From an optimization exercise on the open Yosys and OpenROAD flow, aimed at small area, a short achievable clock period and few clock cycles; shortcuts taken in it are not production practice. Only simulation tests tie the RTL to the original design; equivalence was not proved. The series may have gaps, and a smaller design here may also do less where the tests do not look.

## config.mk

```make
export PLATFORM = sky130hd
export DESIGN_NAME = soc_top
export DESIGN_NICKNAME = soc_top
export VERILOG_FILES = /design/flow/design.v
export SDC_FILE = /design/flow/constraint.sdc
export NUM_CORES = 8
export LEC_CHECK = 0
export CAP_MARGIN = 20
export CORE_MARGIN = 2
export CORE_UTILIZATION = 30
export SLEW_MARGIN = 20
```

## constraint.sdc

```tcl
create_clock -name core_clock -period 25.0 [get_ports {i_clk}]
set_input_delay 5.0000 -clock core_clock [delete_from_list [all_inputs] [get_ports {i_clk}]]
set_output_delay 5.0000 -clock core_clock [all_outputs]
set_load 0.01 [all_outputs]
```

## design.v

```verilog
module CHIP #(                                                                                  
    parameter BIT_W = 32                                                                        
)(                                                                                              
        input               i_clk,                                                              
        input               i_rst_n,                                                            
        input  [BIT_W-1:0]  i_IMEM_data,                                                        
        output [BIT_W-1:0]  o_IMEM_addr,                                                        
        output              o_IMEM_cen,                                                         
        input               i_DMEM_stall,                                                       
        input  [BIT_W-1:0]  i_DMEM_rdata,       
        output              o_DMEM_cen,                                                         
        output              o_DMEM_wen,                                                         
        output [BIT_W-1:0]  o_DMEM_addr,                                                        
        output [BIT_W-1:0]  o_DMEM_wdata,                                                       
        output              o_finish,                                                           
        input               i_cache_finish,                                                     
        output              o_proc_finish                                                       
);                                                                                              
    parameter S_single_cycle= 2'd0;
    parameter S_write_mem = 2'd1; 
    parameter S_read_mem = 2'd2; 
    parameter S_mul = 2'd3; 
        reg [BIT_W-1:0] PC, next_PC;
        wire mem_cen, mem_wen;
        wire [BIT_W-1:0] mem_addr, mem_wdata, mem_rdata;
        wire mem_stall;
        wire MemRead_select, MemWrite_select;
        wire [1:0] Branch_select;
        wire MemtoReg_select, ALUsrc_select,Regwrite_select;
        wire [3:0] ALU_opcode;
        wire swap_branch_answer;
        wire [31:0] rs1,rs2;
        wire [31:0] immediate;
        wire [31:0] rs2_select;
        wire zero;
        wire [31:0] ALU_result;
        wire [31:0] write_data_back_reg;
        reg PC_control;  
        wire [BIT_W - 1 :0] MULDIV_result;
        wire pc_wait; 
        wire [BIT_W-1:0] single_ALU;
        wire Muldiv_ALU_choose;
        reg imem_cen,imem_cen_nxt;
    assign o_IMEM_addr = PC;
    assign o_IMEM_cen = 1;  
    Reg_file reg0(               
        .i_clk  (i_clk),             
        .i_rst_n(i_rst_n),         
        .wen    (Regwrite_select & ~PC_control),          
        .rs1    (i_IMEM_data[19:15]),                
        .rs2    (i_IMEM_data[24:20]),                 
        .rd     (i_IMEM_data[11:7]),                 
        .wdata  (write_data_back_reg),             
        .rdata1 (rs1),           
        .rdata2 (rs2)
    );
    assign o_DMEM_wdata = rs2;
    Op_control reg1(
        .opcode (i_IMEM_data[6:0]),
        .func7 (i_IMEM_data[31:25]),
        .func3 (i_IMEM_data[14:12]),
        .o_Branch_select(Branch_select),  
        .o_MemRead_select(o_DMEM_cen),    
        .o_MemWrite_select(o_DMEM_wen),   
        .o_MemtoReg_select(MemtoReg_select),  
        .o_ALUsrc_select(ALUsrc_select),  
        .o_Regwrite_select(Regwrite_select), 
        .o_ALU_opcode(ALU_opcode),    
        .o_swap_branch_answer(swap_branch_answer),
        .o_finish(o_proc_finish),
        .o_Muldiv_ALU_choose(Muldiv_ALU_choose)
    );
    assign o_finish = i_cache_finish;
    imm_generator reg2(                
        .instruction (i_IMEM_data[31:0]),
        .o_immediate(immediate[31:0])
    );
    mux reg3(                
        .rs1(rs2),
        .rs2(immediate),
        .judge(ALUsrc_select),
        .o_result(rs2_select)
    );
    ALU alu1(
        .i_PC(PC),
        .i_A (rs1),
        .i_B (rs2_select),
        .swap_branch_answer(swap_branch_answer),
        .i_ALU_opcode(ALU_opcode),
        .o_ALU_result(single_ALU),
        .o_zero(zero)
    );
    MULDIV_unit reg5(
        .i_clk(i_clk),
        .i_A(rs1),
        .i_B(rs2_select),
        .i_ALU_opcode(ALU_opcode),
        .o_MULDIV_result(MULDIV_result),
        .o_pc_wait(pc_wait)
    );
    assign o_DMEM_addr=ALU_result;
    mux choose(
        .rs1(single_ALU),
        .rs2(MULDIV_result),
        .judge(Muldiv_ALU_choose),
        .o_result(ALU_result)
        );
    mux reg6(
        .rs1(ALU_result),
        .rs2(i_DMEM_rdata),
        .judge(MemtoReg_select),
        .o_result(write_data_back_reg)
    );
    always @(*)begin
        imem_cen = 1;
    end
    always @(*) begin
        PC_control = i_DMEM_stall | pc_wait;
        case(Branch_select)
            2'b00:  begin  
                next_PC = PC_control ? PC : (PC + 4);
            end
            2'b01:  begin  
                if(zero) begin 
                    next_PC = PC + immediate;
                end
                else next_PC = PC + 4;
            end
            2'b10: begin  
                next_PC = PC + immediate;
            end
            2'b11: begin  
                next_PC = rs1 + immediate;
            end
        endcase
    end
    always @(posedge i_clk or negedge i_rst_n) begin
        if (!i_rst_n) begin
            PC <= 32'h00010000;  
        end
        else begin
            PC <= next_PC;
        end
    end
endmodule
module mux(rs1,rs2,judge,o_result);
    input[31:0] rs1,rs2;
    input judge;
    output[31:0] o_result;
    reg [31:0] result;
    assign o_result = result;
    always@(*)begin
        case(judge)
            1'b0: result = rs1;
            1'b1: result = rs2;
        endcase
    end
endmodule
module Op_control#(
    parameter BIT_W=32,
    parameter instruction_W = 7,
    parameter R_type = 7'b0110011,
    parameter I_type = 7'b0010011,
    parameter S_type = 7'b0100011,
    parameter B_type = 7'b1100011,
    parameter Load = 7'b0000011,
    parameter U_type = 7'b0010111,
    parameter Jal = 7'b1101111,
    parameter Jalr = 7'b1100111,
    parameter Ecall = 7'b1110011
)(
    input [instruction_W-1:0] opcode,
    input [6:0] func7,
    input [2:0] func3,
    output o_MemRead_select,o_MemWrite_select,o_MemtoReg_select,
    output [1:0] o_Branch_select,  
    output o_ALUsrc_select,o_Regwrite_select,
    output [3:0] o_ALU_opcode,
    output o_swap_branch_answer,
    output o_finish,
    output o_Muldiv_ALU_choose
);
    reg MemRead_select,MemWrite_select,MemtoReg_select,ALUsrc_select,Regwrite_select;
    reg [1:0] Branch_select;
    reg[3:0] ALU_opcode;
    reg swap_branch_answer,finish;
    reg Muldiv_ALU_choose;
    assign o_Branch_select = Branch_select;
    assign o_MemRead_select = MemRead_select;
    assign o_MemWrite_select = MemWrite_select;
    assign o_MemtoReg_select = MemtoReg_select;
    assign o_ALUsrc_select = ALUsrc_select;
    assign o_Regwrite_select = Regwrite_select;
    assign o_swap_branch_answer = swap_branch_answer;
    assign o_finish = finish;
    assign o_ALU_opcode = ALU_opcode;
    assign o_Muldiv_ALU_choose = Muldiv_ALU_choose;
    always @(*)begin
        swap_branch_answer = 0;
        case(opcode)
            R_type:begin                                    
                 Branch_select = 2'b00;                          
                 MemRead_select = 0;                         
                 MemWrite_select = 0;                        
                 MemtoReg_select = 0;                        
                 ALUsrc_select = 0;                          
                 Regwrite_select = 1;
                 finish = 0;                       
                case (func7)
                    7'b0000000:begin
                        Muldiv_ALU_choose =0;
                        case(func3)
                            3'b000:  ALU_opcode = 4'b0000;  
                            3'b111:  ALU_opcode = 4'b0010;  
                            3'b110:  ALU_opcode = 4'b0011;  
                            3'b100:  ALU_opcode = 4'b1000;  
                            default: ALU_opcode = 4'b1111;
                        endcase
                    end
                    7'b0100000:begin
                        Muldiv_ALU_choose =0;
                        case(func3)
                            3'b000:  ALU_opcode = 4'b0001;  
                            default:ALU_opcode = 4'b1111;
                        endcase
                    end
                    7'b0000001:begin
                        Muldiv_ALU_choose =1;
                        case (func3)
                            3'b000:  ALU_opcode = 4'b0110;  
                            3'b100:  ALU_opcode = 4'b0111;   
                            default: ALU_opcode = 4'b1111;
                        endcase
                    end
                    default: begin
                        Muldiv_ALU_choose =0;
                        ALU_opcode = 4'b1111;
                    end
                endcase
            end
            I_type:begin
                Muldiv_ALU_choose =0;
                 Branch_select = 2'b00;
                 MemRead_select = 0;
                 MemWrite_select = 0;
                 MemtoReg_select = 0;
                 ALUsrc_select = 1;
                 Regwrite_select = 1;
                 finish = 0; 
                case(func3)
                    3'b000:  ALU_opcode = 4'b0000;  
                    3'b010:  ALU_opcode = 4'b0100;  
                    3'b101: begin
                        case(func7)
                            7'b0100000:  ALU_opcode = 4'b0101;  
                            default: ALU_opcode = 4'b1111;
                        endcase
                    end
                    3'b001:begin
                        case(func7)
                            7'b0000000:  ALU_opcode = 4'b1001; 
                            default: ALU_opcode = 4'b1111;
                        endcase
                    end
                    default:ALU_opcode = 4'b1111;
                endcase
            end
            S_type: begin
                Muldiv_ALU_choose =0;
                 Branch_select = 2'b00;
                 MemRead_select = 1;
                 MemWrite_select = 1;
                 MemtoReg_select = 0;
                 ALUsrc_select = 1;
                 Regwrite_select = 0;
                 finish = 0; 
                case(func3)
                    3'b010:  ALU_opcode=4'b0000;
                    default:ALU_opcode = 4'b1111;
                endcase
            end
            B_type:begin
                Muldiv_ALU_choose =0;
                 Branch_select = 2'b01;
                 MemRead_select = 0;
                 MemWrite_select = 0;
                 MemtoReg_select = 0;
                 ALUsrc_select = 0;
                 Regwrite_select = 0;
                 finish = 0; 
                case(func3)
                    3'b000: begin
                         ALU_opcode = 4'b0001;  
                         swap_branch_answer = 0;
                    end
                    3'b001:begin
                         ALU_opcode =4'b0001;   
                         swap_branch_answer = 1;
                    end
                    3'b100:begin
                         ALU_opcode =4'b0100;  
                         swap_branch_answer = 0;
                    end
                    3'b101:begin
                         ALU_opcode =4'b0100;  
                         swap_branch_answer = 1;
                    end
                    default:begin
                        ALU_opcode = 4'b1111;
                        swap_branch_answer = 0;  
                    end
                endcase
            end
            Load: begin
                Muldiv_ALU_choose =0;
                 Branch_select = 2'b00;
                 MemRead_select = 1;
                 MemWrite_select = 0;
                 MemtoReg_select = 1;
                 ALUsrc_select = 1;
                 Regwrite_select = 1;
                 finish = 0; 
                case(func3)
                    3'b010:  ALU_opcode =4'b0000;  
                    default:ALU_opcode = 4'b1111;
                endcase
            end
            U_type:begin
                Muldiv_ALU_choose =0;
                 Branch_select = 2'b00;
                 MemRead_select = 0;
                 MemWrite_select = 0;
                 MemtoReg_select = 0;
                 ALUsrc_select = 1;
                 Regwrite_select = 1;
                 ALU_opcode = 4'b1010;
                 finish = 0; 
            end
            Jal:begin
                Muldiv_ALU_choose =0;
                 Branch_select = 2'b10;
                 MemRead_select = 0;
                 MemWrite_select = 0;
                 MemtoReg_select = 0;
                 ALUsrc_select = 1;
                 Regwrite_select = 1;
                 ALU_opcode = 4'b1011;
                 finish = 0; 
            end
            Jalr:begin
                Muldiv_ALU_choose =0;
                 Branch_select = 2'b11;
                 MemRead_select = 0;
                 MemWrite_select = 0;
                 MemtoReg_select = 0;
                 ALUsrc_select = 1;
                 Regwrite_select = 1;
                 ALU_opcode = 4'b1011;
                 finish = 0; 
            end
            Ecall:begin
                Muldiv_ALU_choose =0;
                 Branch_select = 0;
                 MemRead_select = 0;
                 MemWrite_select = 0;
                 MemtoReg_select = 0;
                 ALUsrc_select = 0;
                 Regwrite_select = 0;
                 ALU_opcode = 4'b1101;
                 finish = 1; 
            end
            default:    begin  
                Muldiv_ALU_choose =0;               
                Branch_select = 0;
                MemRead_select = 0;
                MemWrite_select = 0;
                MemtoReg_select = 0;
                ALUsrc_select = 0;
                Regwrite_select = 0;
                ALU_opcode = 4'b1111;
                finish = 0; 
            end
        endcase
    end
endmodule
module ALU #(
    parameter ADD = 4'b0000,
    parameter SUB = 4'b0001,
    parameter AND = 4'b0010,
    parameter OR = 4'b0011,
    parameter Slt = 4'b0100,
    parameter SRA = 4'b0101,
    parameter XOR = 4'b1000,
    parameter SLL = 4'b1001,
    parameter auipc = 4'b1010,
    parameter Jal = 4'b1011,
    parameter Jalr = 4'b1100,
    parameter Ecall = 4'b1101,
    parameter DATA_W = 32
)(
    input [DATA_W - 1:0] i_PC,
    input [3:0] i_ALU_opcode,
    input [DATA_W - 1:0] i_A, i_B,
    input swap_branch_answer,  
    output [DATA_W - 1 : 0]   o_ALU_result,   
    output o_zero    
);
    reg [DATA_W-1:0] ALU_result, operand_a, operand_b;
    reg zero;
    reg [31:0] outcheck;
    assign o_ALU_result = ALU_result;
    assign o_zero = zero;
    always @(*) begin
        operand_a = i_A;
        operand_b = i_B;
    end
    always@(*) begin
        outcheck = 0;
        case(i_ALU_opcode)
            ADD: begin
                zero = 0;
                ALU_result = operand_a + operand_b;
                if (operand_a[DATA_W-1] == operand_b[DATA_W-1]) begin
                    if(ALU_result[DATA_W-1] != operand_a[DATA_W-1])begin
                        if(operand_a[DATA_W-1] == 0) ALU_result = 64'h7FFFFFFF;
                        else ALU_result = 64'h80000000;
                    end
                end
            end
            SUB:    begin
                ALU_result = operand_a - operand_b;
                if (swap_branch_answer == 0)begin
                    zero = (ALU_result ==0);
                end
                else begin
                    zero = ~(ALU_result == 0);
                end
                if (operand_a[DATA_W-1] != operand_b[DATA_W-1]) begin
                    if(ALU_result[DATA_W-1] != operand_a[DATA_W-1])begin
                        if(operand_a[DATA_W-1] == 0) ALU_result = 64'h7FFFFFFF;
                        else ALU_result = 64'h80000000;
                    end
                end
            end
            AND:    begin
                zero = 0;
                ALU_result = (operand_a & operand_b);
            end
            OR:     begin
                zero = 0;
                ALU_result = (operand_a | operand_b);
            end
            Slt:    begin    
               if(operand_a[31]==1 && operand_b[31]==0)begin
                            ALU_result[31:0] = 1;
                        end
                        else if(operand_a[31]==0 && operand_b[31]==1)begin
                            ALU_result[31:0]  = 0;
                        end
                        else begin
                            outcheck[31:0] = operand_a[31:0] -operand_b[31:0];
                            if  (outcheck[31]==1)begin
                              ALU_result[31:0] =1;
                            end
                            else begin
                              ALU_result[31:0] =0;
                            end
                        end
                if (swap_branch_answer == 0)begin
                    zero = (ALU_result==1);
                end
                else begin
                    zero = ~(ALU_result==1);
                end
            end
            SRA:    begin
                zero = 0;
                ALU_result = $signed(operand_a[DATA_W-1:0])>>>$signed(operand_b[DATA_W-1:0]);
            end
            XOR:    begin
                zero = 0;
                ALU_result = (operand_a[DATA_W-1:0] ^ operand_b[DATA_W-1:0]);
            end
            SLL:    begin
                zero = 0;
                ALU_result = $signed(operand_a) << $signed(operand_b);
            end
            auipc:  begin
                zero = 0;
                ALU_result = i_PC + operand_b;
            end
            Jal:    begin
                zero = 0;
                ALU_result = i_PC + 32'd4;
            end
            Jalr:   begin
                zero = 0;
                ALU_result = i_PC + 32'd4;
            end
            Ecall:  begin
                zero = 0;
                ALU_result = 0;
            end
            default:    begin
                zero = 0;
                ALU_result = 0;
            end       
        endcase
    end
endmodule
module Reg_file(i_clk, i_rst_n, wen, rs1, rs2, rd, wdata, rdata1, rdata2);
    parameter BITS = 32;
    parameter word_depth = 32;
    parameter addr_width = 5;  
    input i_clk, i_rst_n, wen;  
    input [BITS-1:0] wdata;
    input [addr_width-1:0] rs1, rs2, rd;
    output [BITS-1:0] rdata1, rdata2;
    reg [BITS-1:0] mem [0:word_depth-1];
    reg [BITS-1:0] mem_nxt [0:word_depth-1];
    integer i;
    assign rdata1 = mem[rs1];
    assign rdata2 = mem[rs2];
    always @(*) begin
        for (i=0; i<word_depth; i=i+1)
            mem_nxt[i] = (wen && (rd == i)) ? wdata : mem[i];
    end
    always @(posedge i_clk or negedge i_rst_n) begin
        if (!i_rst_n) begin
            mem[0] <= 0;
            for (i=1; i<word_depth; i=i+1) begin
                case(i)
                    32'd2: mem[i] <= 32'hbffffff0;
                    32'd3: mem[i] <= 32'h10008000;
                    default: mem[i] <= 32'h0;
                endcase
            end
        end
        else begin
            mem[0] <= 0;
            for (i=1; i<word_depth; i=i+1)
                mem[i] <= mem_nxt[i];
        end       
    end
endmodule
module  imm_generator#(
    parameter BIT_W=32,
    parameter R_type = 7'b0110011,
    parameter I_type = 7'b0010011,
    parameter S_type = 7'b0100011,
    parameter B_type = 7'b1100011,
    parameter Load = 7'b0000011,
    parameter U_type = 7'b0010111,
    parameter Jal = 7'b1101111,
    parameter Jalr = 7'b1100111,
    parameter Ecall = 7'b1110011
)(
    input [31:0] instruction,
    output [31:0] o_immediate
);
    reg[31:0] immediate;
    assign o_immediate = immediate;
    always@(*)begin
    case(instruction[6:0])
        I_type:begin
            case (instruction[14:12])
                3'b001:begin
                    immediate[4:0] = instruction[24:20];
                    immediate[31:5] = (instruction[24]==1)?20'b11111111111111111111:0;
                end 
                3'b101:begin
                    immediate[4:0] = instruction[24:20];
                    immediate[31:5] = (instruction[24]==1)?20'b11111111111111111111:0;
                end
                default:begin
                    immediate[11:0] = instruction[31:20];
                    immediate[31:12] = (instruction[31]==1)? 20'b11111111111111111111 : 0;
                end
        endcase
        end
        S_type:begin
             immediate[4:0] = instruction[11:7];
             immediate[11:5] = instruction[31:25];
             immediate[31:12] = (instruction[31]==1)? 20'b11111111111111111111:0;
        end
        B_type:begin
             immediate[0] = 0; 
             immediate[4:1] = instruction[11:8];
             immediate[11] = instruction[7];
             immediate[10:5] = instruction[30:25];
             immediate[12] = instruction[31];
             immediate[31:13] = (instruction[31]==1)? 19'b1111111111111111111: 0;  
        end
        U_type:begin
             immediate[31:12] = instruction[31:12];
             immediate[11:0] = 12'b0;
        end
        Jal:begin
             immediate[0] = 0;
             immediate[20] = instruction[31];
             immediate[10:1] = instruction[30:21];
             immediate[11] = instruction[20];
             immediate[19:12] = instruction[19:12];
             immediate[31:21] = (instruction[31]==1)? 11'b11111111111:0;
        end
        Jalr:begin
             immediate[11:0] = instruction[31:20];
             immediate[31:12] = (instruction[31]==1)? 20'b11111111111111111111 : 0;
        end
        Load:begin
             immediate[11:0] = instruction[31:20];
             immediate[31:12] = (instruction[31]==1)? 20'b11111111111111111111 : 0;
        end
        Ecall:begin
            immediate[31:0] = 0;
        end
        default: immediate[31:0] = 0;
    endcase
    end
endmodule
module MULDIV_unit#(   
    parameter DATA_W = 32
)
(
     input                       i_clk,    
    input [DATA_W - 1 : 0]      i_A,      
    input [DATA_W - 1 : 0]      i_B,      
    input [         3 : 0]      i_ALU_opcode,   
    output [DATA_W - 1 : 0]   o_MULDIV_result,   
    output o_pc_wait  
);
    reg [5:0] cnt, cnt_nxt;
    reg  [DATA_W-1: 0] operand_a, operand_a_nxt;
    reg  [DATA_W-1: 0] operand_b, operand_b_nxt;
    reg  [2*DATA_W-1: 0] result, result_nxt;
    reg unit_on, pc_wait, temp;
    assign o_MULDIV_result = result_nxt[DATA_W - 1 : 0];
    assign o_pc_wait = pc_wait;
    always @(*) begin
        operand_a_nxt = i_A;
        operand_b_nxt = i_B;
        if ((i_ALU_opcode == 4'b0110) || (i_ALU_opcode == 4'b0111)) begin  
            unit_on = 1;
        end
        else begin
            unit_on = 0;
        end
    end
    always @ (*) begin
        temp = 1'b0;
        case(i_ALU_opcode)
            4'b0110: begin
                if (cnt == 0) begin 
                    if(i_A[0] == 0) result_nxt = {33'b0, i_A[31:1]};
                    else begin
                        result_nxt = {1'b0, i_B[31:0], i_A[31:1]}; 
                    end
                end
                else begin
                    if (result[0] == 1) begin
                        result_nxt = result >> 1;
                        result_nxt[63:31] = operand_b + result[63:32];
                    end
                    else begin
                        result_nxt = result >> 1;
                    end
                end
            end
            4'b0111:begin
                if (cnt == 0) begin
                    if (i_A[31] >= i_B) begin
                        result_nxt = {31'b0, i_A[30:0], 2'b01};
                    end
                    else result_nxt = {30'b0, i_A, 2'b0};
                end
                else if (cnt < 31) begin
                    if (result[63:32] >= operand_b) begin
                        {temp, result_nxt[63:33]} = result[63:32] - operand_b;
                        result_nxt[32:0] = {result[31:0], 1'b1};
                    end
                    else begin
                        result_nxt = {result[62:0], 1'b0};
                    end
                end
                else begin
                    if (result[63:32] >= operand_b) begin
                        result_nxt[63:32] = result[63:32] - operand_b;
                        result_nxt[31:0] = {result[30:0], 1'b1};
                    end
                    else begin
                        result_nxt = {result[63:32], result[30:0], 1'b0};
                    end
                end
            end
            default:    begin
                result_nxt = 0;
            end
        endcase
    end
    always @(*) begin
        if (cnt < 31 && unit_on) begin
            cnt_nxt = cnt + 1;
            pc_wait = 1;
        end
        else begin
            cnt_nxt = 0;
            pc_wait = 0;
        end
    end
    always @(posedge i_clk) begin
        if (!unit_on) begin
            operand_a   <= 0;
            operand_b   <= 0;
            cnt         <= 0;
            result      <= 0;
        end
        else begin
            operand_a   <= operand_a_nxt;
            operand_b   <= operand_b_nxt;
            cnt         <= cnt_nxt;
            result      <= result_nxt;
        end
    end
endmodule
module Cache#(
        parameter BIT_W = 32,
        parameter ADDR_W = 32
    )(
        input i_clk,
        input i_rst_n,
            input i_proc_cen,
            input i_proc_wen,
            input [ADDR_W-1:0] i_proc_addr,
            input [BIT_W-1:0]  i_proc_wdata,
            output [BIT_W-1:0] o_proc_rdata,
            output o_proc_stall,
            input i_proc_finish,
            output o_cache_finish,
            output o_mem_cen,
            output o_mem_wen,
            output [ADDR_W-1:0] o_mem_addr,
            output [BIT_W*4-1:0]  o_mem_wdata,
            input [BIT_W*4-1:0] i_mem_rdata,
            input i_mem_stall,
            output o_cache_available,
            input  [ADDR_W-1: 0] i_offset
    );
    assign o_cache_available = 1;  
    parameter S_IDLE = 3'd0;
    parameter S_FIND = 3'd1;
    parameter S_WB = 3'd2;
    parameter S_ALLO = 3'd3;
    parameter S_FINISH = 3'd4;
    parameter block_number = 16;
    reg [2:0] state, state_nxt;
    reg hit;
    reg mem_cen, mem_wen;
    reg cen, cen_nxt, wen, wen_nxt;
    reg proc_stall;
    reg [4*BIT_W-1:0] data [0:block_number-1], data_nxt[0:block_number-1];
    reg [23:0] tag [0:block_number-1], tag_nxt[0:block_number-1]; 
    reg valid [0:block_number-1], valid_nxt[0:block_number-1];
    reg dirty [0:block_number-1], dirty_nxt[0:block_number-1];
    reg [3:0] index, index_nxt;
    reg [1:0] offset, offset_nxt;
    reg [3:0] counter;
    reg finish;
    reg [ADDR_W-1:0] proc_addr, real_addr;
    assign o_mem_cen = mem_cen;
    assign o_mem_wen = mem_wen;
    assign o_mem_addr = {proc_addr[ADDR_W-1:4], 4'b0000} + i_offset;
    assign o_mem_wdata = data[index]; 
    assign o_proc_stall = proc_stall;
    assign o_proc_rdata = data[index][ADDR_W*offset +: ADDR_W];
    assign o_cache_finish = finish;
    integer i;
    always @(*) begin
        real_addr = i_proc_addr - i_offset;
        if (state == S_FINISH) begin
            index = counter;
            offset = 0;
            proc_addr = {tag[index], index, offset, 2'b00};
        end
        else if (state == S_WB) begin
            index = real_addr[7:4];
            offset = 0;
            proc_addr = {tag[index], index, offset, 2'b00};
        end
        else begin 
            proc_addr = real_addr;
            index = proc_addr[7:4];
            offset = proc_addr[3:2];
        end
        hit = (tag[index] == proc_addr[31:8]) && (valid[index]==1) ;
    end
    always @(*) begin
        case(state)
            S_IDLE: begin
                finish = 0;
                if (i_proc_finish) begin
                    state_nxt = S_FINISH;
                end
                else begin
                    if (i_proc_cen) begin
                        state_nxt = S_FIND;
                    end
                    else begin
                        state_nxt = S_IDLE;
                    end
                end
            end
            S_FIND: begin
                finish = 0;
                if(hit) state_nxt = S_IDLE;
                else begin
                    if (dirty[index]) begin
                        state_nxt = S_WB;
                    end
                    else state_nxt = S_ALLO;
                end 
            end
            S_WB:   begin
                finish = 0;
                if(!i_mem_stall) begin
                    state_nxt = S_ALLO;
                end
                else state_nxt = S_WB;
            end
            S_ALLO: begin
                finish = 0;
                if(!i_mem_stall) begin
                    state_nxt = S_FIND;
                end
                else state_nxt = S_ALLO;
            end
            S_FINISH:   begin
                if (counter == (block_number-1) && !i_mem_stall) begin  
                    state_nxt = S_IDLE;
                    finish = 1;
                end
                else begin
                    state_nxt = S_FINISH;
                    finish = 0;
                end
            end
            default: begin
                state_nxt = state;
                finish = 0;
            end
        endcase
    end
    always @(*) begin
        for (i = 0; (i < block_number) ; i = i + 1) begin
            dirty_nxt[i] = 0;
            tag_nxt[i] = 0;
            valid_nxt[i] = 0;
            data_nxt[i] = 0;
        end
        case(state)
            S_IDLE: begin
                dirty_nxt[index] = dirty[index];
                mem_cen = 0;
                mem_wen = 0;
                proc_stall = i_proc_cen;
                cen_nxt = i_proc_cen;
                wen_nxt = i_proc_wen;
                tag_nxt[index] = tag[index];
                valid_nxt[index] = valid[index];
                data_nxt[index] = data[index];
            end
            S_FIND: begin
                mem_cen = 0;
                mem_wen = 0;
                cen_nxt = cen;
                wen_nxt = wen;
                tag_nxt[index] = tag[index];
                valid_nxt[index] = valid[index];
                if (hit) begin
                    if (!wen) begin
                        data_nxt[index] = data[index];
                        dirty_nxt[index] = dirty[index];
                    end
                    else begin
                        dirty_nxt[index] = 1;
                        data_nxt[index] = data[index];
                        data_nxt[index][ADDR_W*offset +: ADDR_W] = i_proc_wdata;
                    end
                    proc_stall = 0;
                end
                else begin
                    proc_stall = 1;
                    data_nxt[index] = data[index];
                    if(wen) begin
                        dirty_nxt[index] = 1;
                    end
                    else begin
                        dirty_nxt[index] = dirty[index];
                    end
                end
            end
            S_WB:   begin
                data_nxt[index] = data[index];
                dirty_nxt[index] = dirty[index];
                mem_cen = 1;
                mem_wen = 1;
                proc_stall = 1;
                cen_nxt = cen;
                wen_nxt = wen;
                tag_nxt[index] = tag[index];
                valid_nxt[index] = valid[index];
            end
            S_ALLO: begin
                data_nxt[index] = i_mem_rdata;
                dirty_nxt[index] = 0;
                mem_cen = 1;
                mem_wen = 0;
                proc_stall = 1;
                cen_nxt = cen;
                wen_nxt = wen;
                tag_nxt[index] = proc_addr[31:8];
                valid_nxt[index] = 1;
            end
            S_FINISH:   begin
                data_nxt[index] = data[index];
                cen_nxt = cen;
                wen_nxt = wen;
                tag_nxt[index] = tag[index];
                valid_nxt[index] = valid[index];
                if (dirty[index]) begin
                    dirty_nxt[index] = 0;
                    mem_cen = 1;
                    mem_wen = 1;
                end
                else begin
                    dirty_nxt[index] = 0;
                    mem_cen = 0;
                    mem_wen = 0;    
                end
                proc_stall = 1;
            end
            default:    begin
                data_nxt[index] = 0;
                dirty_nxt[index] = dirty[index];
                mem_cen = 0;
                mem_wen = 0;
                proc_stall = 0;
                cen_nxt = 0;
                wen_nxt = 0;
                tag_nxt[index] = tag[index];
                valid_nxt[index] = valid[index];
            end
        endcase
    end
    always @(posedge i_clk) begin
        if (state == S_FINISH) begin
            if (!i_mem_stall) begin
                counter <= counter + 1;
            end
            else begin
                counter <= counter;
            end
        end
        else counter <= 0;
    end
    always @(posedge i_clk or negedge i_rst_n) begin
        if (!i_rst_n) begin
            state <= S_IDLE;
            for (i = 0; i < block_number; i = i+1)begin
                data[i] <= 0;
                valid[i] <= 0;
                tag[i] <= 0;
                dirty[i] <= 0;
            end
            cen <= 0;
            wen <= 0; 
        end
        else begin
            state <= state_nxt;
            if (cen ) begin
                data[index] <= data_nxt[index];
                valid[index] <= valid_nxt[index];
                tag[index] <= tag_nxt[index];
                dirty[index] <= dirty_nxt[index];
            end
            cen <= cen_nxt;
            wen <= wen_nxt;
        end
    end
endmodule
module soc_top (
    input          i_clk,
    input          i_rst_n,
    input  [31:0]  i_IMEM_data,
    output [31:0]  o_IMEM_addr,
    output         o_IMEM_cen,
    output         o_mem_cen,
    output         o_mem_wen,
    output [31:0]  o_mem_addr,
    output [127:0] o_mem_wdata,
    input  [127:0] i_mem_rdata,
    input          i_mem_stall,
    input  [31:0]  i_offset,
    output         o_finish
);
    wire        cache_wen, cache_cen, cache_stall;
    wire [31:0] cache_addr, cache_wdata, cache_rdata;
    wire        cache_finish, proc_finish;
    wire        cache_available;
    CHIP chip0 (
        .i_clk          (i_clk),
        .i_rst_n        (i_rst_n),
        .i_IMEM_data    (i_IMEM_data),
        .o_IMEM_addr    (o_IMEM_addr),
        .o_IMEM_cen     (o_IMEM_cen),
        .i_DMEM_stall   (cache_stall),
        .i_DMEM_rdata   (cache_rdata),
        .o_DMEM_cen     (cache_cen),
        .o_DMEM_wen     (cache_wen),
        .o_DMEM_addr    (cache_addr),
        .o_DMEM_wdata   (cache_wdata),
        .o_finish       (o_finish),
        .i_cache_finish (cache_finish),
        .o_proc_finish  (proc_finish)
    );
    Cache cache0 (
        .i_clk             (i_clk),
        .i_rst_n           (i_rst_n),
        .i_proc_cen        (cache_cen),
        .i_proc_wen        (cache_wen),
        .i_proc_addr       (cache_addr),
        .i_proc_wdata      (cache_wdata),
        .o_proc_rdata      (cache_rdata),
        .o_proc_stall      (cache_stall),
        .i_proc_finish     (proc_finish),
        .o_cache_finish    (cache_finish),
        .o_mem_cen         (o_mem_cen),
        .o_mem_wen         (o_mem_wen),
        .o_mem_addr        (o_mem_addr),
        .o_mem_wdata       (o_mem_wdata),
        .i_mem_rdata       (i_mem_rdata),
        .i_mem_stall       (i_mem_stall),
        .o_cache_available (cache_available),
        .i_offset          (i_offset)
    );
endmodule
```

## run.sh

```bash
#!/bin/bash
# synth_recipe.tcl (not shown) runs the flow's synth.tcl, then flattens the netlist and writes it again
# the make line also repeats each setting of config.mk as NAME=value (left out here)
make -C /OpenROAD-flow-scripts/flow DESIGN_CONFIG=/design/flow/config.mk WORK_HOME=/design/flow/orfs CLKGATE_MAP_FILE= SYNTH_SCRIPT=/design/flow/synth_recipe.tcl finish
```

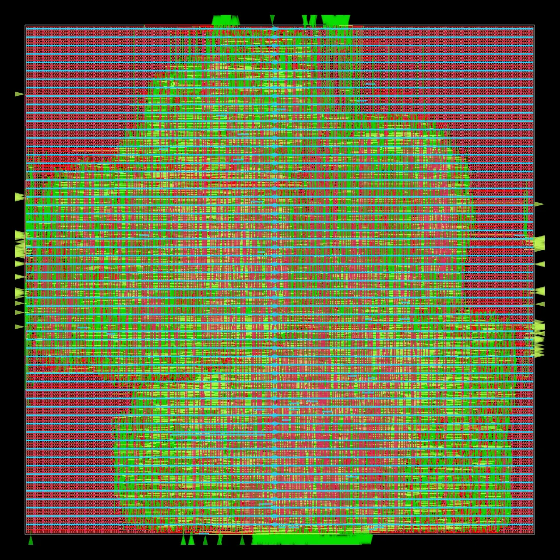
Figure 1: run 1, top view of the die.
full die area: 0.680 mm2
Non-Filler Instances: 32,300
die height: 825 um
# IOs: 391
Detailed Route WL: 1230 mm

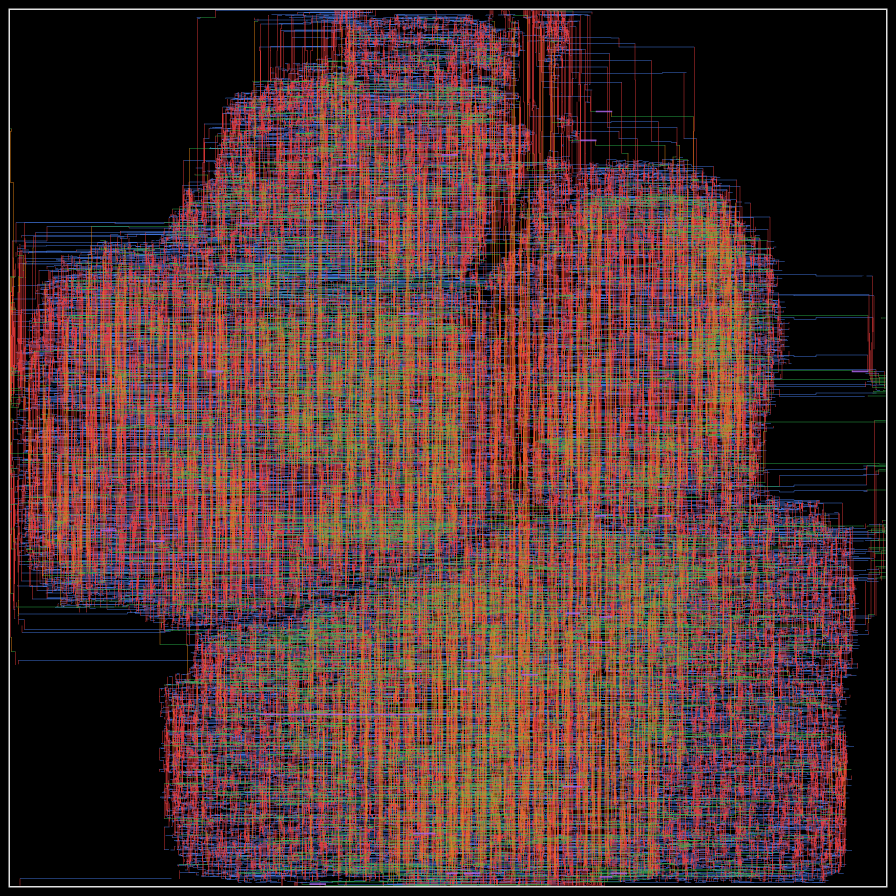
Figure 2: run 1, metal layers overlaid.
met1: marked blue, wire length 483 mm. met4: marked orange, wire length 106 mm. met5: marked purple, wire length 585 um. met3: marked green, wire length 137 mm. met2: marked red, wire length 506 mm.

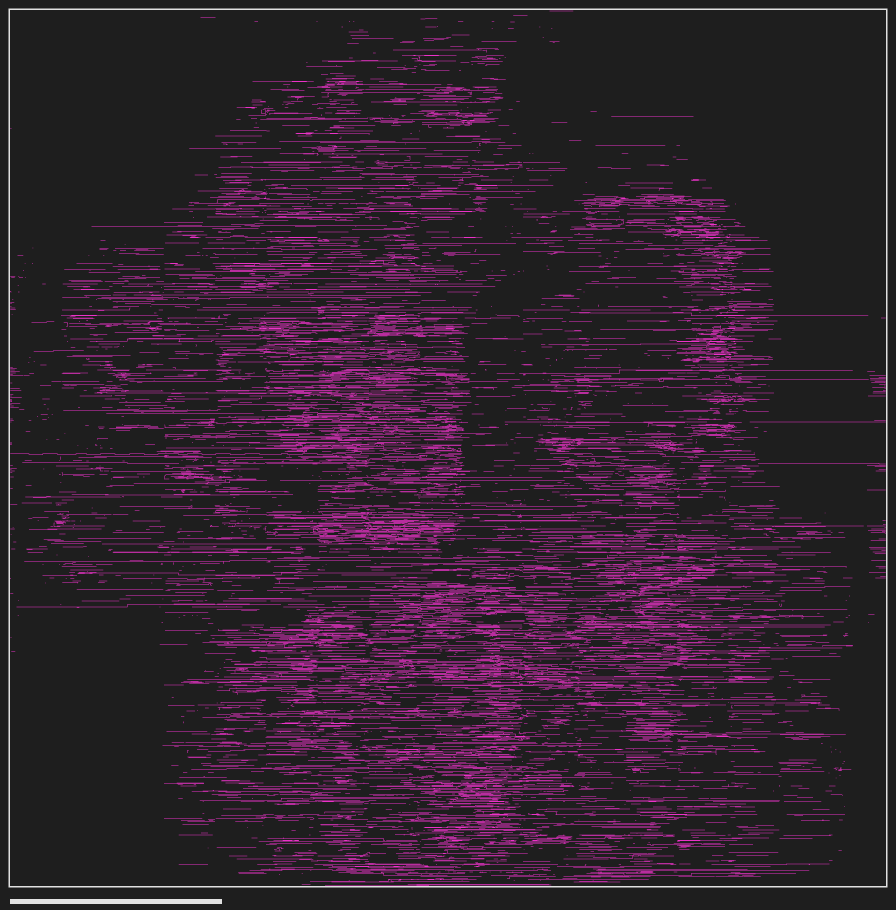
Figure 3: run 1, the metal 3 layer.
Bar = 200 um.
3,171 nets have wire on it. The longest straight run is 245 um. The layer carries 137 mm of wire. The wires run mostly horizontal. The layer holds 11% of the routed length.

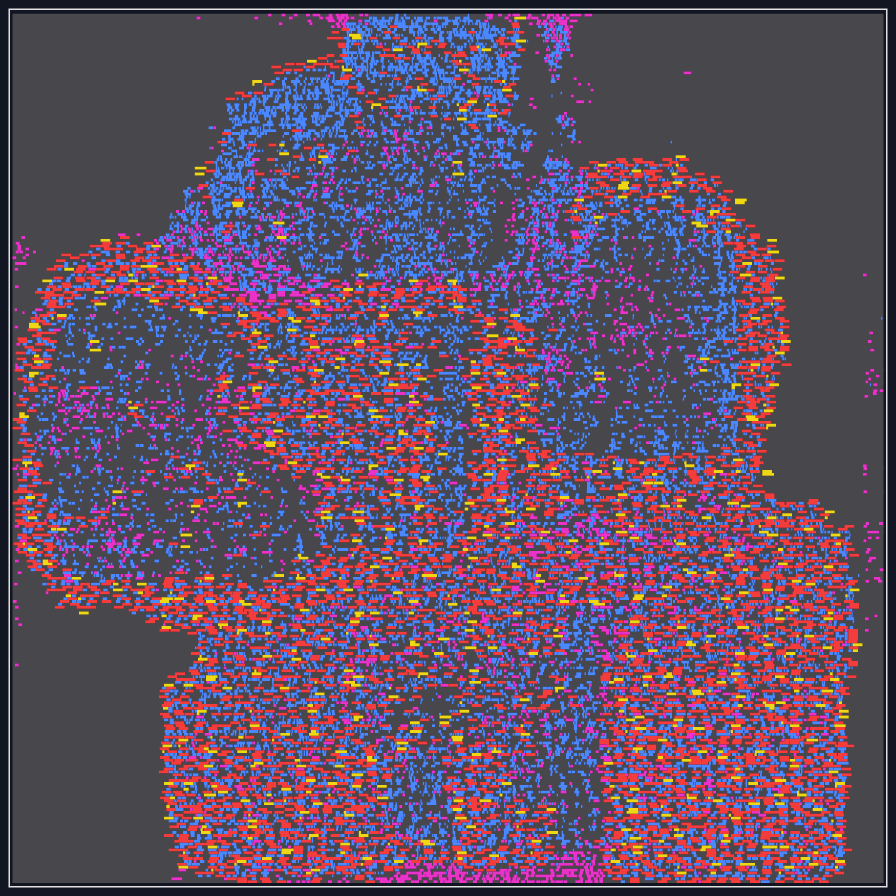
Figure 4: run 1, cells coloured by class.
Fill, decap, tap and diode cells in grey.
flip-flops: marked red, cells 3,599, share of their area 38%. other buffers and delay cells: marked magenta, cells 2,961, share of their area 12%. all other logic: marked blue, cells 15,993, share of their area 45%. clock drivers and dummy loads: marked yellow, cells 753, share of their area 6.0%.

==> results.yml, run 1 <==
outcome:
  status: "finished clean"
synthesis:
  synth_common_cells: "dfrtp_1, nand2_1, mux2_2"
  syn_inst: 21700
  synth_top_family_by_area: "compound AO/OA/AOI/OAI gates"
  synth_edf_count: 0
  synth_mux_area_share_pct: 12.3
  ys.warnings.count: 18
  ys_types: 106
  synthSimpleGateAreaFrac_pct: 13.2
  synthTopCellsByArea: "dfrtp_1, mux2_2, nand2_1"
  synth.most_common_cell: "dfrtp_1"
  yosys.area_share.xor_xnor_pct: 1.23
  synth_area_mm2: 0.202
  synth.largest_area_cell: "dfrtp_1"
  synthesis.area_per_instance_um2: 9.34
detailed_routing:
  avgRoutedWirePerCell_um: 38.1
  routed_via_density: 6.26
  first_iter_violations: 31200
  via_count: 202000
global_routing:
  grt_util_all_layers_pct: 34.8
  antenna_found_initial: 139
  grt_pass1_vias: 189000
  grt_max_degree: 190
placed_design:
  dp_hpwl_mm: 881
  placed_area_mm2: 0.234
  dp_cells: 31500
min_path:
  min_from: "chip0.reg5.cnt[0]"
  min_path_cells: 1
  hold_class: "reg2reg"
  holdPathEnd: "chip0.reg5.cnt[0]"
clocking:
  cts_tree: "yes"
  postCtsHoldBufs: 0
  htree_levels: 5
  cts_sinks: 3599
timing:
  worst_pin_slew_ns: 1.43
  max_clock_freq_ghz: 0.0405
  finalCriticalPeriod_ns: 24.67
  slew_viol_final: 0
  slew_headroom_pct: 3.99
  finalSetupViolCount: 0
worst_setup_path:
  worst_path_max_delay_cell: "buf_4"
  reg2reg_depth: 71
  cpMostUsedCell: "buf_4"
  cpPeakStageDelay_ns: 0.72
  crit_fanout: 33
  critPathArrivalTime_ns: 19.67
  cp-start-kind: "input port"
  r2r-end: "cache0.data[14][90]"
layout:
  n_fill_cell: 66900
  nets: 23500
  final_util_pct: 37.2
  regArea_mm2: 0.0896
  syn_to_final_growth_pct: 23.5
  drive_gt1_share_pct: 24.9
die:
  core_mm2: 0.671
  fp.dieW_um: 825
run:
  maxCapViolCount: 0
Testbench counts for the RTL of run 1, summed over its fixed seeds: cycles 72,726.
==> run 1: per-stage QoR <==
step / hold WS [ns] / setup WS [ns]
final: 0.461 / 0.331
after global routing: 0.492 / -0.0283
after CTS: 0.463 / 0.00455
after detailed placement: 0.451 / -1.97
after global placement: 0.447 / -1.97
after floorplan: 0.430 / 0.00425
==> run 1: worst max-delay path: cells and delay by family <==
family,cells,cell delay [ns]
buffers and inverters,20,5.71
XOR/XNOR,1,0.22
AO/OA/AOI/OAI,23,4.53
adder cells (fa/ha/maj),3,1.06
AND/OR/NAND/NOR,16,2.92
==> run 1: per-layer routing <==
layer	GRT usage, %	wire length, um	vias up
li1	-	-	82300
met1	45.2	483000	102000
met2	49.9	506000	14000
met3	9.62	137000	3626
met4	24.2	106000	66
met5	0	584	-
==> run 1: kinds of logic (layout without fill, tap and decap cells) <==
kind of cell	after synthesis	count (layout)
other cells	1	97
xor+xnor	285	285
flops	3599	3599
simple gates	6005	6005
mux	2221	2221
compound gates	6811	6811
buf+inv	2391	4044
fa+ha+maj	340	340
==> run 1: cells in the final DEF (no fill, tap or decap), drive strengths merged, types with 331 or more instances in the layout <==
master,Yosys,layout
dfrtp,3463,3463
buf,404,2594
nand2,2590,2590
mux2,1985,1985
nor2,1583,1583
o21ai,1578,1578
a21oi,1449,1449
a22oi,1234,1234
clkbuf,1657,588
nand3,557,557
o211ai,474,474
clkdlybuf4s50,0,360
a31oi,355,355
inv,330,348
and3,334,334
ha,331,331
==> run 1: how the worst max path moves through the flow <==
stage	startpoint	depth (start not counted)	end	slack, ns
CTS	i_IMEM_data[17]	77	o_mem_addr[31]	0.005
global route	i_IMEM_data[21]	77	o_mem_addr[31]	-0.03
finish	i_IMEM_data[21]	63	o_mem_wdata[108]	0.33
floorplan	i_IMEM_data[24]	85	o_mem_addr[31]	0.004
global placement	i_IMEM_data[17]	77	o_mem_addr[29]	-1.97
detailed placement	i_IMEM_data[17]	79	o_mem_addr[29]	-1.97
==> run 1: state kept, by name, summed over array words and instances, names as in the netlist, 6 cells and up <==
register	cells
chip0.reg0.mem	992
cache0.data	2048
chip0.reg5.result	64
cache0.dirty	16
chip0.reg5.operand_b	32
chip0.PC	32
chip0.reg5.cnt	6
cache0.tag	384
cache0.valid	16
==> run 1: layout make-up <==
| type | instances | area share (%) |
|---|---|---|
| Antenna cell | 96 | 0.0962 |
| Clock buffer | 587 | 4.76 |
| Clock inverter | 166 | 0.986 |
| Inverter | 330 | 0.502 |
| Multi-Input combinational cell | 15700 | 42.3 |
| Sequential cell | 3599 | 35.9 |
| Tap cell | 8938 | 4.48 |
| Timing Repair Buffer | 2961 | 11.0 |
==> run 1: repair_timing <==
action | 4_1_cts | 5_1_grt
buffers inserted | 12 | 24
endpoints found under the hold margin | 0 | 0
pin swaps | 32 | 61
gates cloned | 0 | 0
gates resized for setup | 86 | 72
endpoints found under the setup margin | 146 | 125
==> run 2: a larger rewrite; changed files in full <==
==> design.v <==
module soc_top (
    input          i_clk,
    input          i_rst_n,
    input  [31:0]  i_IMEM_data,
    output [31:0]  o_IMEM_addr,
    output         o_IMEM_cen,
    output         o_mem_cen,
    output         o_mem_wen,
    output [31:0]  o_mem_addr,
    output [127:0] o_mem_wdata,
    input  [127:0] i_mem_rdata,
    input          i_mem_stall,
    input  [31:0]  i_offset,
    output         o_finish
);
    reg  [31:0] pc;           
    reg  [31:0] ir;
    reg         irv;
    assign o_IMEM_addr = pc;
    assign o_IMEM_cen  = 1'b1;
    reg  [31:2] offq;
    always @(posedge i_clk) offq <= i_offset[31:2];
    wire [4:0] opc     = ir[6:2];
    wire [2:0] f3      = ir[14:12];
    wire       op_r    = (opc == 5'b01100);
    wire       op_i    = (opc == 5'b00100);
    wire       op_ld   = (opc == 5'b00000);
    wire       op_st   = (opc == 5'b01000);
    wire       op_br   = (opc == 5'b11000);
    wire       op_jal  = (opc == 5'b11011);
    wire       op_jalr = (opc == 5'b11001);
    wire       op_aui  = (opc == 5'b00101);
    wire       op_sys  = (opc == 5'b11100);
    wire       is_md   = op_r & ir[25];
    wire       is_div  = is_md & f3[2];
    wire       is_mem  = op_ld | op_st;
    wire [31:0] imm_i = {{20{ir[31]}}, ir[31:20]};
    wire [31:0] imm_s = {{20{ir[31]}}, ir[31:25], ir[11:7]};
    wire [31:0] imm_b = {{19{ir[31]}}, ir[31], ir[7], ir[30:25], ir[11:8], 1'b0};
    wire [31:0] imm_j = {{11{ir[31]}}, ir[31], ir[19:12], ir[20], ir[30:21], 1'b0};
    wire [31:0] imm_u = {ir[31:12], 12'b0};
    reg  [31:0] rf [1:31];
    reg  [31:1] rfv;
    wire [4:0]  ra1 = ir[19:15];
    wire [4:0]  ra2 = ir[24:20];
    wire [4:0]  rd  = ir[11:7];
    function [31:0] rinit(input [4:0] a);
        rinit = (a == 5'd2) ? 32'hbffffff0 : (a == 5'd3) ? 32'h10008000 : 32'd0;
    endfunction
    wire [31:0] rs1 = (ra1 != 5'd0 && rfv[ra1]) ? rf[ra1] : rinit(ra1);
    wire [31:0] rs2 = (ra2 != 5'd0 && rfv[ra2]) ? rf[ra2] : rinit(ra2);
    wire        use_rs2 = op_r | op_br;
    wire [31:0] opb     = use_rs2 ? rs2 : (op_st ? imm_s : imm_i);
    wire        sub     = (op_r & (ir[30] | is_div)) | op_br | (op_i & f3[1]);
    wire [31:0] opbx    = sub ? ~opb : opb;
    wire [32:0] sum     = {1'b0, rs1} + {1'b0, opbx} + {32'd0, sub};
    wire        ovf     = (rs1[31] == opbx[31]) & (sum[31] != rs1[31]);
    wire [31:0] sat     = ovf ? {rs1[31], {31{~rs1[31]}}} : sum[31:0];
    wire        lt      = sum[31] ^ ovf;
    wire        ltu     = ~sum[32];
    wire        eq      = (rs1 == rs2);
    wire [3:0]  sh      = ir[23:20];
    wire [31:0] sll     = ir[24] ? 32'd0 : (rs1 << sh);
    wire signed [31:0] sra_s = $signed(rs1) >>> sh;
    wire [31:0] sra     = ir[24] ? {32{rs1[31]}} : sra_s;
    wire [31:0] immpc   = op_br ? imm_b : (op_jal ? imm_j : imm_u);
    wire [31:0] pcadd   = pc + (immpc - 32'd4);
    reg  [127:0] dat0, dat1;
    reg  [5:0]   tag0, tag1;
    reg  [3:0]   msk0, msk1;       
    reg          dty0, dty1;       
    reg          lru;              
    wire [9:0]  relraw = rs1[9:0] + opb[9:0] - {offq[9:2], 2'b00};
    wire [9:0]  relsat = 10'd0 - {offq[9:2], 2'b00};     
    wire [9:2]  rel    = ovf ? relsat[9:2] : relraw[9:2];
    wire [5:0]  line   = rel[9:4];
    wire [1:0]  wsel   = rel[3:2];
    wire p0 = (msk0 != 4'd0) && (tag0 == line);
    wire p1 = (msk1 != 4'd0) && (tag1 == line);
    wire h0 = p0 & msk0[wsel];
    wire h1 = p1 & msk1[wsel];
    wire present = p0 | p1;
    wire ldhit   = h0 | h1;
    wire [127:0] hline  = p0 ? dat0 : dat1;
    wire [31:0]  ldword = hline[wsel*32 +: 32];
    wire        vdty  = lru ? dty1 : dty0;
    wire [3:0]  vmsk  = lru ? msk1 : msk0;
    wire [5:0]  vtag  = lru ? tag1 : tag0;
    localparam M_IDLE = 2'd0, M_REQ = 2'd1, M_WAIT = 2'd2;
    reg  [1:0]  mst;
    reg         mwen;              
    reg         mway;              
    reg  [31:2] maddr;
    assign o_mem_cen   = (mst == M_REQ);
    assign o_mem_wen   = mwen;
    assign o_mem_addr  = {maddr, 2'b00};
    assign o_mem_wdata = mway ? dat1 : dat0;
    wire   mdone = (mst == M_WAIT) & ~i_mem_stall;
    wire   fill  = mdone & ~mwen;
    wire   midle = (mst == M_IDLE);
    reg  [31:0] mda, mdb, mdacc;
    reg         mdbusy, mddone;
    reg  [4:0]  mdcnt;
    wire        md_triv = is_div ? ((rs2 == 32'd0) | ltu) : ((rs1 == 32'd0) | (rs2 == 32'd0));
    wire [31:0] md_tres = (is_div & (rs2 == 32'd0)) ? 32'hffffffff : 32'd0;
    wire [32:0] md_rsh  = {mdacc, mdb[31]};
    wire [32:0] md_x    = is_div ? md_rsh : {1'b0, mdacc};
    wire [32:0] md_y    = is_div ? ~{1'b0, rs2} : {1'b0, mda};
    wire [33:0] md_s    = {1'b0, md_x} + {1'b0, md_y} + {33'd0, is_div};
    wire        md_ge   = md_s[33];    
    wire [31:0] md_res  = is_div ? mdb : mdacc;
    wire ex_mem_ok = op_ld ? ldhit : (present | ~vdty);
    wire ex_md_ok  = mddone | (~mdbusy & md_triv);
    wire stall = irv & ((is_mem & ~ex_mem_ok) | (is_md & ~ex_md_ok) | op_sys);
    wire ex_go = irv & ~stall;
    wire br_cond = f3[2] ? (lt ^ f3[0]) : (eq ^ f3[0]);
    wire taken   = op_jal | op_jalr | (op_br & br_cond);
    wire [31:0] target = op_jalr ? sum[31:0] : pcadd;
    wire wr_rd = op_r | op_i | op_ld | op_jal | op_jalr | op_aui;
    reg  [31:0] wdata;
    always @(*) begin
        if (op_ld)                 wdata = ldword;
        else if (op_jal | op_jalr) wdata = pc;
        else if (op_aui)           wdata = pcadd;
        else if (is_md)            wdata = mddone ? md_res : md_tres;
        else if (op_r) begin
            case (f3)
                3'b111:  wdata = rs1 & rs2;
                3'b110:  wdata = rs1 | rs2;
                3'b100:  wdata = rs1 ^ rs2;
                default: wdata = sat;
            endcase
        end else begin
            case (f3)
                3'b010:  wdata = {31'd0, lt};
                3'b001:  wdata = sll;
                3'b101:  wdata = sra;
                default: wdata = sat;
            endcase
        end
    end
    wire rf_we = ex_go & wr_rd & (rd != 5'd0);
    integer k;
    always @(posedge i_clk) begin
        for (k = 1; k < 32; k = k + 1)
            if (rf_we && rd == k) rf[k] <= wdata;
    end
    always @(posedge i_clk or negedge i_rst_n) begin
        if (!i_rst_n) rfv <= 31'd0;
        else if (rf_we) rfv[rd] <= 1'b1;
    end
    always @(posedge i_clk or negedge i_rst_n) begin
        if (!i_rst_n) begin
            pc  <= 32'h00010000;
            irv <= 1'b0;
        end else if (!stall) begin
            if (irv && taken) begin
                pc  <= target;
                irv <= 1'b0;
            end else begin
                pc  <= pc + 32'd4;
                irv <= 1'b1;
            end
        end
    end
    always @(posedge i_clk) begin
        if (!stall) ir <= i_IMEM_data;
    end
    always @(posedge i_clk or negedge i_rst_n) begin
        if (!i_rst_n) begin
            mdbusy <= 1'b0;
            mddone <= 1'b0;
        end else begin
            if (irv && is_md && !mdbusy && !mddone && !md_triv)
                mdbusy <= 1'b1;
            else if (mdbusy && (is_div ? (mdcnt == 5'd31) : (mdb[31:1] == 31'd0))) begin
                mdbusy <= 1'b0;
                mddone <= 1'b1;
            end else if (ex_go)
                mddone <= 1'b0;
        end
    end
    always @(posedge i_clk) begin
        if (!mdbusy) begin
            mdacc <= 32'd0;
            mda   <= rs1;
            mdb   <= is_div ? rs1 : rs2;
            mdcnt <= 5'd0;
        end else begin
            mdcnt <= mdcnt + 5'd1;
            if (is_div) begin
                mdacc <= md_ge ? md_s[31:0] : md_rsh[31:0];
                mdb   <= {mdb[30:0], md_ge};
            end else begin
                if (mdb[0]) mdacc <= md_s[31:0];
                mda <= {mda[30:0], 1'b0};
                mdb <= {1'b0, mdb[31:1]};
            end
        end
    end
    wire need_mem = irv & ((is_mem & ~ex_mem_ok) | op_sys);
    wire fl_way    = op_sys ? (dty1 & ~dty0) : (present & op_ld ? p1 : lru);
    wire fl_dty    = fl_way ? dty1 : dty0;
    wire [3:0] fl_msk = fl_way ? msk1 : msk0;
    wire [5:0] fl_tag = fl_way ? tag1 : tag0;
    wire act_merge = need_mem & ((op_ld & present) | (fl_dty & (fl_msk != 4'hf)));
    wire act_wb    = need_mem & ~act_merge & fl_dty;
    wire act_new   = need_mem & ~act_merge & ~fl_dty & op_ld;
    wire act       = midle & (act_merge | act_wb | act_new);
    wire [5:0] aline = act_new ? line : fl_tag;
    reg fin;
    assign o_finish = fin;
    always @(posedge i_clk or negedge i_rst_n) begin
        if (!i_rst_n) fin <= 1'b0;
        else if (irv && op_sys && !dty0 && !dty1 && (midle || (mdone && mwen))) fin <= 1'b1;
    end
    always @(posedge i_clk or negedge i_rst_n) begin
        if (!i_rst_n) begin
            mst <= M_IDLE;
        end else begin
            case (mst)
                M_IDLE: if (act) mst <= M_REQ;
                M_REQ:  mst <= M_WAIT;
                default: if (!i_mem_stall) mst <= M_IDLE;
            endcase
        end
    end
    always @(posedge i_clk) begin
        if (act) begin
            mwen  <= act_wb;
            mway  <= fl_way;
            maddr <= offq + {aline, 2'b00};
        end
    end
    wire st_go  = ex_go & op_st;
    wire st_way = present ? p1 : lru;
    wire ld_go  = ex_go & op_ld;
    always @(posedge i_clk or negedge i_rst_n) begin
        if (!i_rst_n) begin
            msk0 <= 4'd0; msk1 <= 4'd0;
            dty0 <= 1'b0; dty1 <= 1'b0;
            lru  <= 1'b0;
        end else begin
            if (act && act_wb) begin
                if (fl_way) begin msk1 <= 4'd0; dty1 <= 1'b0; end
                else        begin msk0 <= 4'd0; dty0 <= 1'b0; end
            end
            if (act && act_new) begin
                if (fl_way) begin msk1 <= 4'd0; dty1 <= 1'b0; end
                else        begin msk0 <= 4'd0; dty0 <= 1'b0; end
            end
            if (fill) begin
                if (mway) msk1 <= 4'hf; else msk0 <= 4'hf;
            end
            if (st_go) begin
                if (st_way) begin
                    msk1 <= (present ? msk1 : 4'd0) | (4'd1 << wsel);
                    dty1 <= 1'b1;
                end else begin
                    msk0 <= (present ? msk0 : 4'd0) | (4'd1 << wsel);
                    dty0 <= 1'b1;
                end
                lru <= ~st_way;
            end
            if (ld_go) lru <= ~p1;
        end
    end
    always @(posedge i_clk) begin
        if (act && act_new) begin
            if (fl_way) tag1 <= line; else tag0 <= line;
        end
        if (st_go && !present) begin
            if (st_way) tag1 <= line; else tag0 <= line;
        end
    end
    genvar g;
    generate
        for (g = 0; g < 4; g = g + 1) begin : gw
            always @(posedge i_clk) begin
                if (fill && !mway && !msk0[g])
                    dat0[g*32 +: 32] <= i_mem_rdata[g*32 +: 32];
                else if (st_go && !st_way && wsel == g)
                    dat0[g*32 +: 32] <= rs2;
                if (fill && mway && !msk1[g])
                    dat1[g*32 +: 32] <= i_mem_rdata[g*32 +: 32];
                else if (st_go && st_way && wsel == g)
                    dat1[g*32 +: 32] <= rs2;
            end
        end
    endgenerate
endmodule
==> run 2 against run 1 <==
  * Die area down 57%
  * Register-to-register slack better by 1.8 ns
  * Fmax up 56%
  * Worst setup slack better by 8.9 ns
  * Critical endpoint is now maddr[26]
  * Largest cell class is now flip-flops and latches
  * Highest routed layer unchanged
==> results.yml, run 2 <==
timing:
  finalCriticalPeriod_ns: 15.77
  hold_viol_final: 0
  rsz0062_at_grt: "false"
  worst_pin_slew_ns: 1.37
  finalCritPeriodShare_pct: 63.1
  max_clock_freq_ghz: 0.0634
  fin_tns_setup_ns: 0
  fin_worst_skew_ns: 0.108
  slew_headroom_pct: 8.25
  slew_viol_final: 0
  finalSetupViolCount: 0
synthesis:
  syn_inst: 8026
  synth_top_family_by_area: "compound AO/OA/AOI/OAI gates"
  ys.flop_type: "edfxtp_1"
  synth_seq_cells: 1533
  synthTopCellsByArea: "edfxtp_1, mux2i_1, nand2_1"
  ys.warnings.count: 34
  synthAdderAreaFrac_pct: 3.50
  synth_compound_area_share_pct: 20.0
  seq_area_frac_synth_pct: 51.0
  ys_types: 121
  yosys.area_share.xor_xnor_pct: 1.75
  synthSimpleGateAreaFrac_pct: 11.0
  synth.most_common_cell: "edfxtp_1"
  synth_mux_area_share_pct: 8.67
  async_flop_share_pct: 5.22
  synth_area_mm2: 0.0873
  synth.largest_area_cell: "edfxtp_1"
  synth_common_cells: "edfxtp_1, nand2_1, o21ai_0"
  synth_edf_count: 1342
  synthesis.area_per_instance_um2: 10.9
  yosysTopAreaCellShare_pct: 46.2
die:
  rows: 198
  core_mm2: 0.290
  dieArea_mm2: 0.295
  fp.dieW_um: 543
  die_h_um: 543
  io_pins: 391
  start_util_pct: 30.1
clocking:
  insertion_delay_ns: 0.95
  clk_pin_slew_ns: 0.06
  postCtsHoldBufs: 0
  cts_tree: "yes"
  ctsResizeCount: 0
  cts_made_buffers: 183
  postCtsSetupBuffers: 0
  cts_sinks: 1533
  htree_levels: 4
  cts-root-buf: "clkbuf_16"
  clk_path_buf_depth: 4
layout:
  nets: 8759
  syn_to_final_growth_pct: 18.5
  mostFrequentLayoutCells: "edfxtp_1, nand2_1, o21ai_0"
  layoutNonFillerInstCount: 12500
  top_regs: "rf x992, dat0 x128, dat1 x128"
  layout_commonest_cell: "edfxtp_1"
  drive_gt1_share_pct: 13.9
  top_register: "rf"
  largest_reg_flops: 992
worst_setup_path:
  cp.depth: 47
  cpPeakStageDelay_ns: 1.03
  criticalPathCategory: "reg2reg"
  critPathArrivalTime_ns: 16.36
  cp.buffers_inverters: 7
  reg2reg_depth: 47
  worst_path_max_delay_cell: "nor4bb_4"
  crit_fanout: 41
  crit_required_ns: 25.60
  cp-start-kind: "flop"
  crit_path_end_kind: "flop"
  critical_path.top_delay_family: "simple AND/OR/NAND/NOR gates"
detailed_routing:
  avgRoutedWirePerCell_um: 40.7
  first_iter_violations: 16900
  ant_nets: 0
  drt_first_pass_iters: 12
  drc: 0
  routed_via_density: 6.77
placed_design:
  place_congestion: 1.03
  port_buffers: 383
  dp_cells: 12000
  dp_hpwl_mm: 324
global_routing:
  grt_util_all_layers_pct: 32.9
  grt_overflow: 0
  grt_pass1_vias: 76700
  grt_pass1_wl_mm: 666
  antenna_found_initial: 76
  grt_max_degree: 132
outcome:
  status: "finished clean"
run:
  maxCapViolCount: 0
min_path:
  hold_class: "reg2reg"
  min_path_cells: 2
Testbench counts for the RTL of run 2, summed over its fixed seeds: cycles 74,011.
[run 2: cell types whose count changed after synthesis, moves of 930 or more]
cell      change
o21ai_0     -930
edfxtp_1   +1342
mux2_2     -1735
nor2_1     -1192
a21oi_1    -1055
nand2_1    -1743
dfrtp_1    -3384
clkbuf_1   -1144
[run 2: final timing paths]
kind	start	endpoint	slack, ns
worst max-delay path	ir[21]	maddr[26]	9.23
worst min-delay path	mdb[27]	mdb[26]	0.45
worst min register to register	mdb[27]	mdb[26]	0.45
max in group asynchronous	i_rst_n	irv	19.80
worst max register to register	ir[21]	maddr[26]	9.23
min in group asynchronous	i_rst_n	dty1	4.16
[run 2: final cells by class]
type / instances / area (um2)
fillers: 28600 / 187000
flip-flops and latches: 1533 / 44500
multi-input cells: 5595 / 40300
repair buffers: 772 / 6840
well taps: 3900 / 4880
clock buffers: 231 / 4820
inverters: 242 / 913
clock inverters: 93 / 900
diodes: 84 / 210
[run 2: logic make-up (layout without fill, tap and decap cells)]
family	Yosys count	after routing
muxes	641	641
and+or+nand+nor	2015	2015
adders and majority gates	237	237
buffers and inverters	899	1338
other	2	87
AOI/OAI and AO/OA	2532	2532
DFF	1533	1533
xor gates and xnor gates	167	167
[run 2: metal layers]
| metal | up-vias | track usage [%] | share of wire, % |
|---|---|---|---|
| li1 | 32000 | - | - |
| met1 | 41000 | 38.6 | 35 |
| met2 | 8553 | 45.7 | 39 |
| met3 | 2652 | 15.7 | 16 |
| met4 | 60 | 25.1 | 9.9 |
| met5 | - | 1.19 | 0.20 |
[run 2: through the flow]
step / hold slack [ns] / setup slack [ns] / util, % / area (um2)
after floorplan: 0.421 / 12.42 / - / 87300
final: 0.452 / 9.23 / 35.6 / 103000
after detailed placement: 0.453 / 9.89 / 33.6 / 97400
after global routing: 0.484 / 9.08 / 35.6 / 103000
after CTS: 0.451 / 9.78 / 35.5 / 103000
after global placement: 0.436 / 9.82 / 33.6 / 97400
[run 2: worst reg2reg max path: cells and delay by family, from the launching register on]
family	cells	cell delay, ns
DFF	1	0.35
AOI/OAI and AO/OA	16	4.78
buffers and inverters	7	2.58
xor gates and xnor gates	2	0.31
and+or+nand+nor	16	5.60
adders and majority gates	4	1.20
muxes	2	0.62
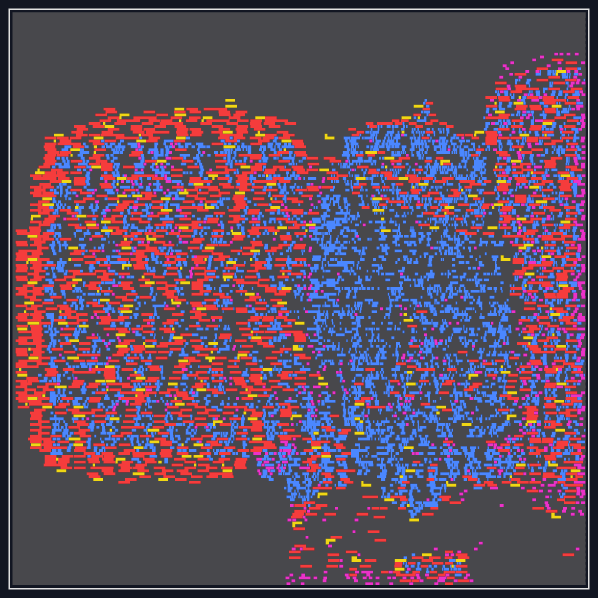
Figure 5: run 2, cells coloured by class.
Fill, decap, tap and diode cells in grey.
clock drivers and dummy loads: marked yellow, cells 324, share of their area 5.8%. all other logic: marked blue, cells 5,837, share of their area 42%. other buffers and delay cells: marked magenta, cells 772, share of their area 7.0%. flip-flops: marked red, cells 1,533, share of their area 45%.

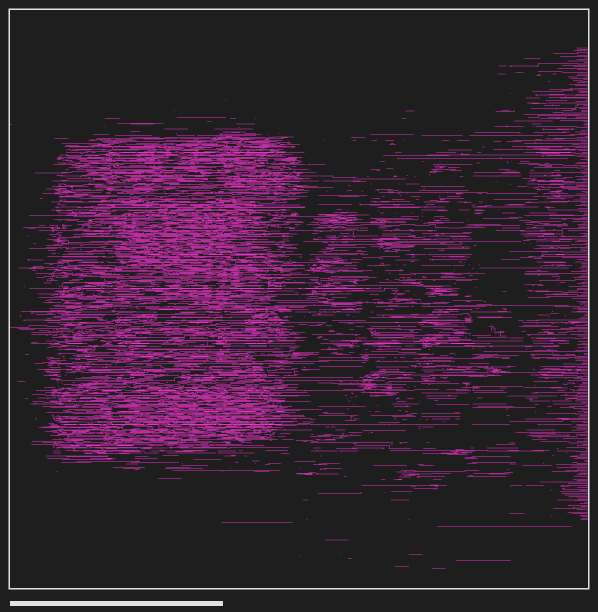
Figure 6: run 2, the metal 3 layer.
Bar = 200 um.
Detailed Route WL: 507 mm
met3 GRT Util: 15.7%
routed via count: 84,300

-- re-timing with driven ports --
The flow's constraints put no driver on any port. The routed layouts listed below were extracted and timed again, unchanged, in two steps.
Step 1 assumes that a clkbuf_16 drives the clock port and a buf_2 every other input.
Step 2 adds t to the input delays and takes it off the output delays; t is the mean of the earliest and latest rising clock arrival at the registers after step 1. Input paths then give back, and output paths get back, about the clock's delay inside the block.
a / b / c = ideal / step 1 / step 2; a / b = the first two.
run	t, ns	slack for setup (ns)	hold WS [ns]	worst setup path at the end	cell pins on the clock port's net
run 1	1.214	0.331 / 0.298 / 0.298	0.461 / 0.461 / 0.461	input to output	1
run 2	0.999	9.231 / 9.231 / 9.231	0.452 / 0.452 / 0.452	register to register	1
After both steps every run listed still meets setup and hold. The setup slack of run 1, which loses most, moves by -0.033 ns with the drivers and by -0.033 ns with both steps.
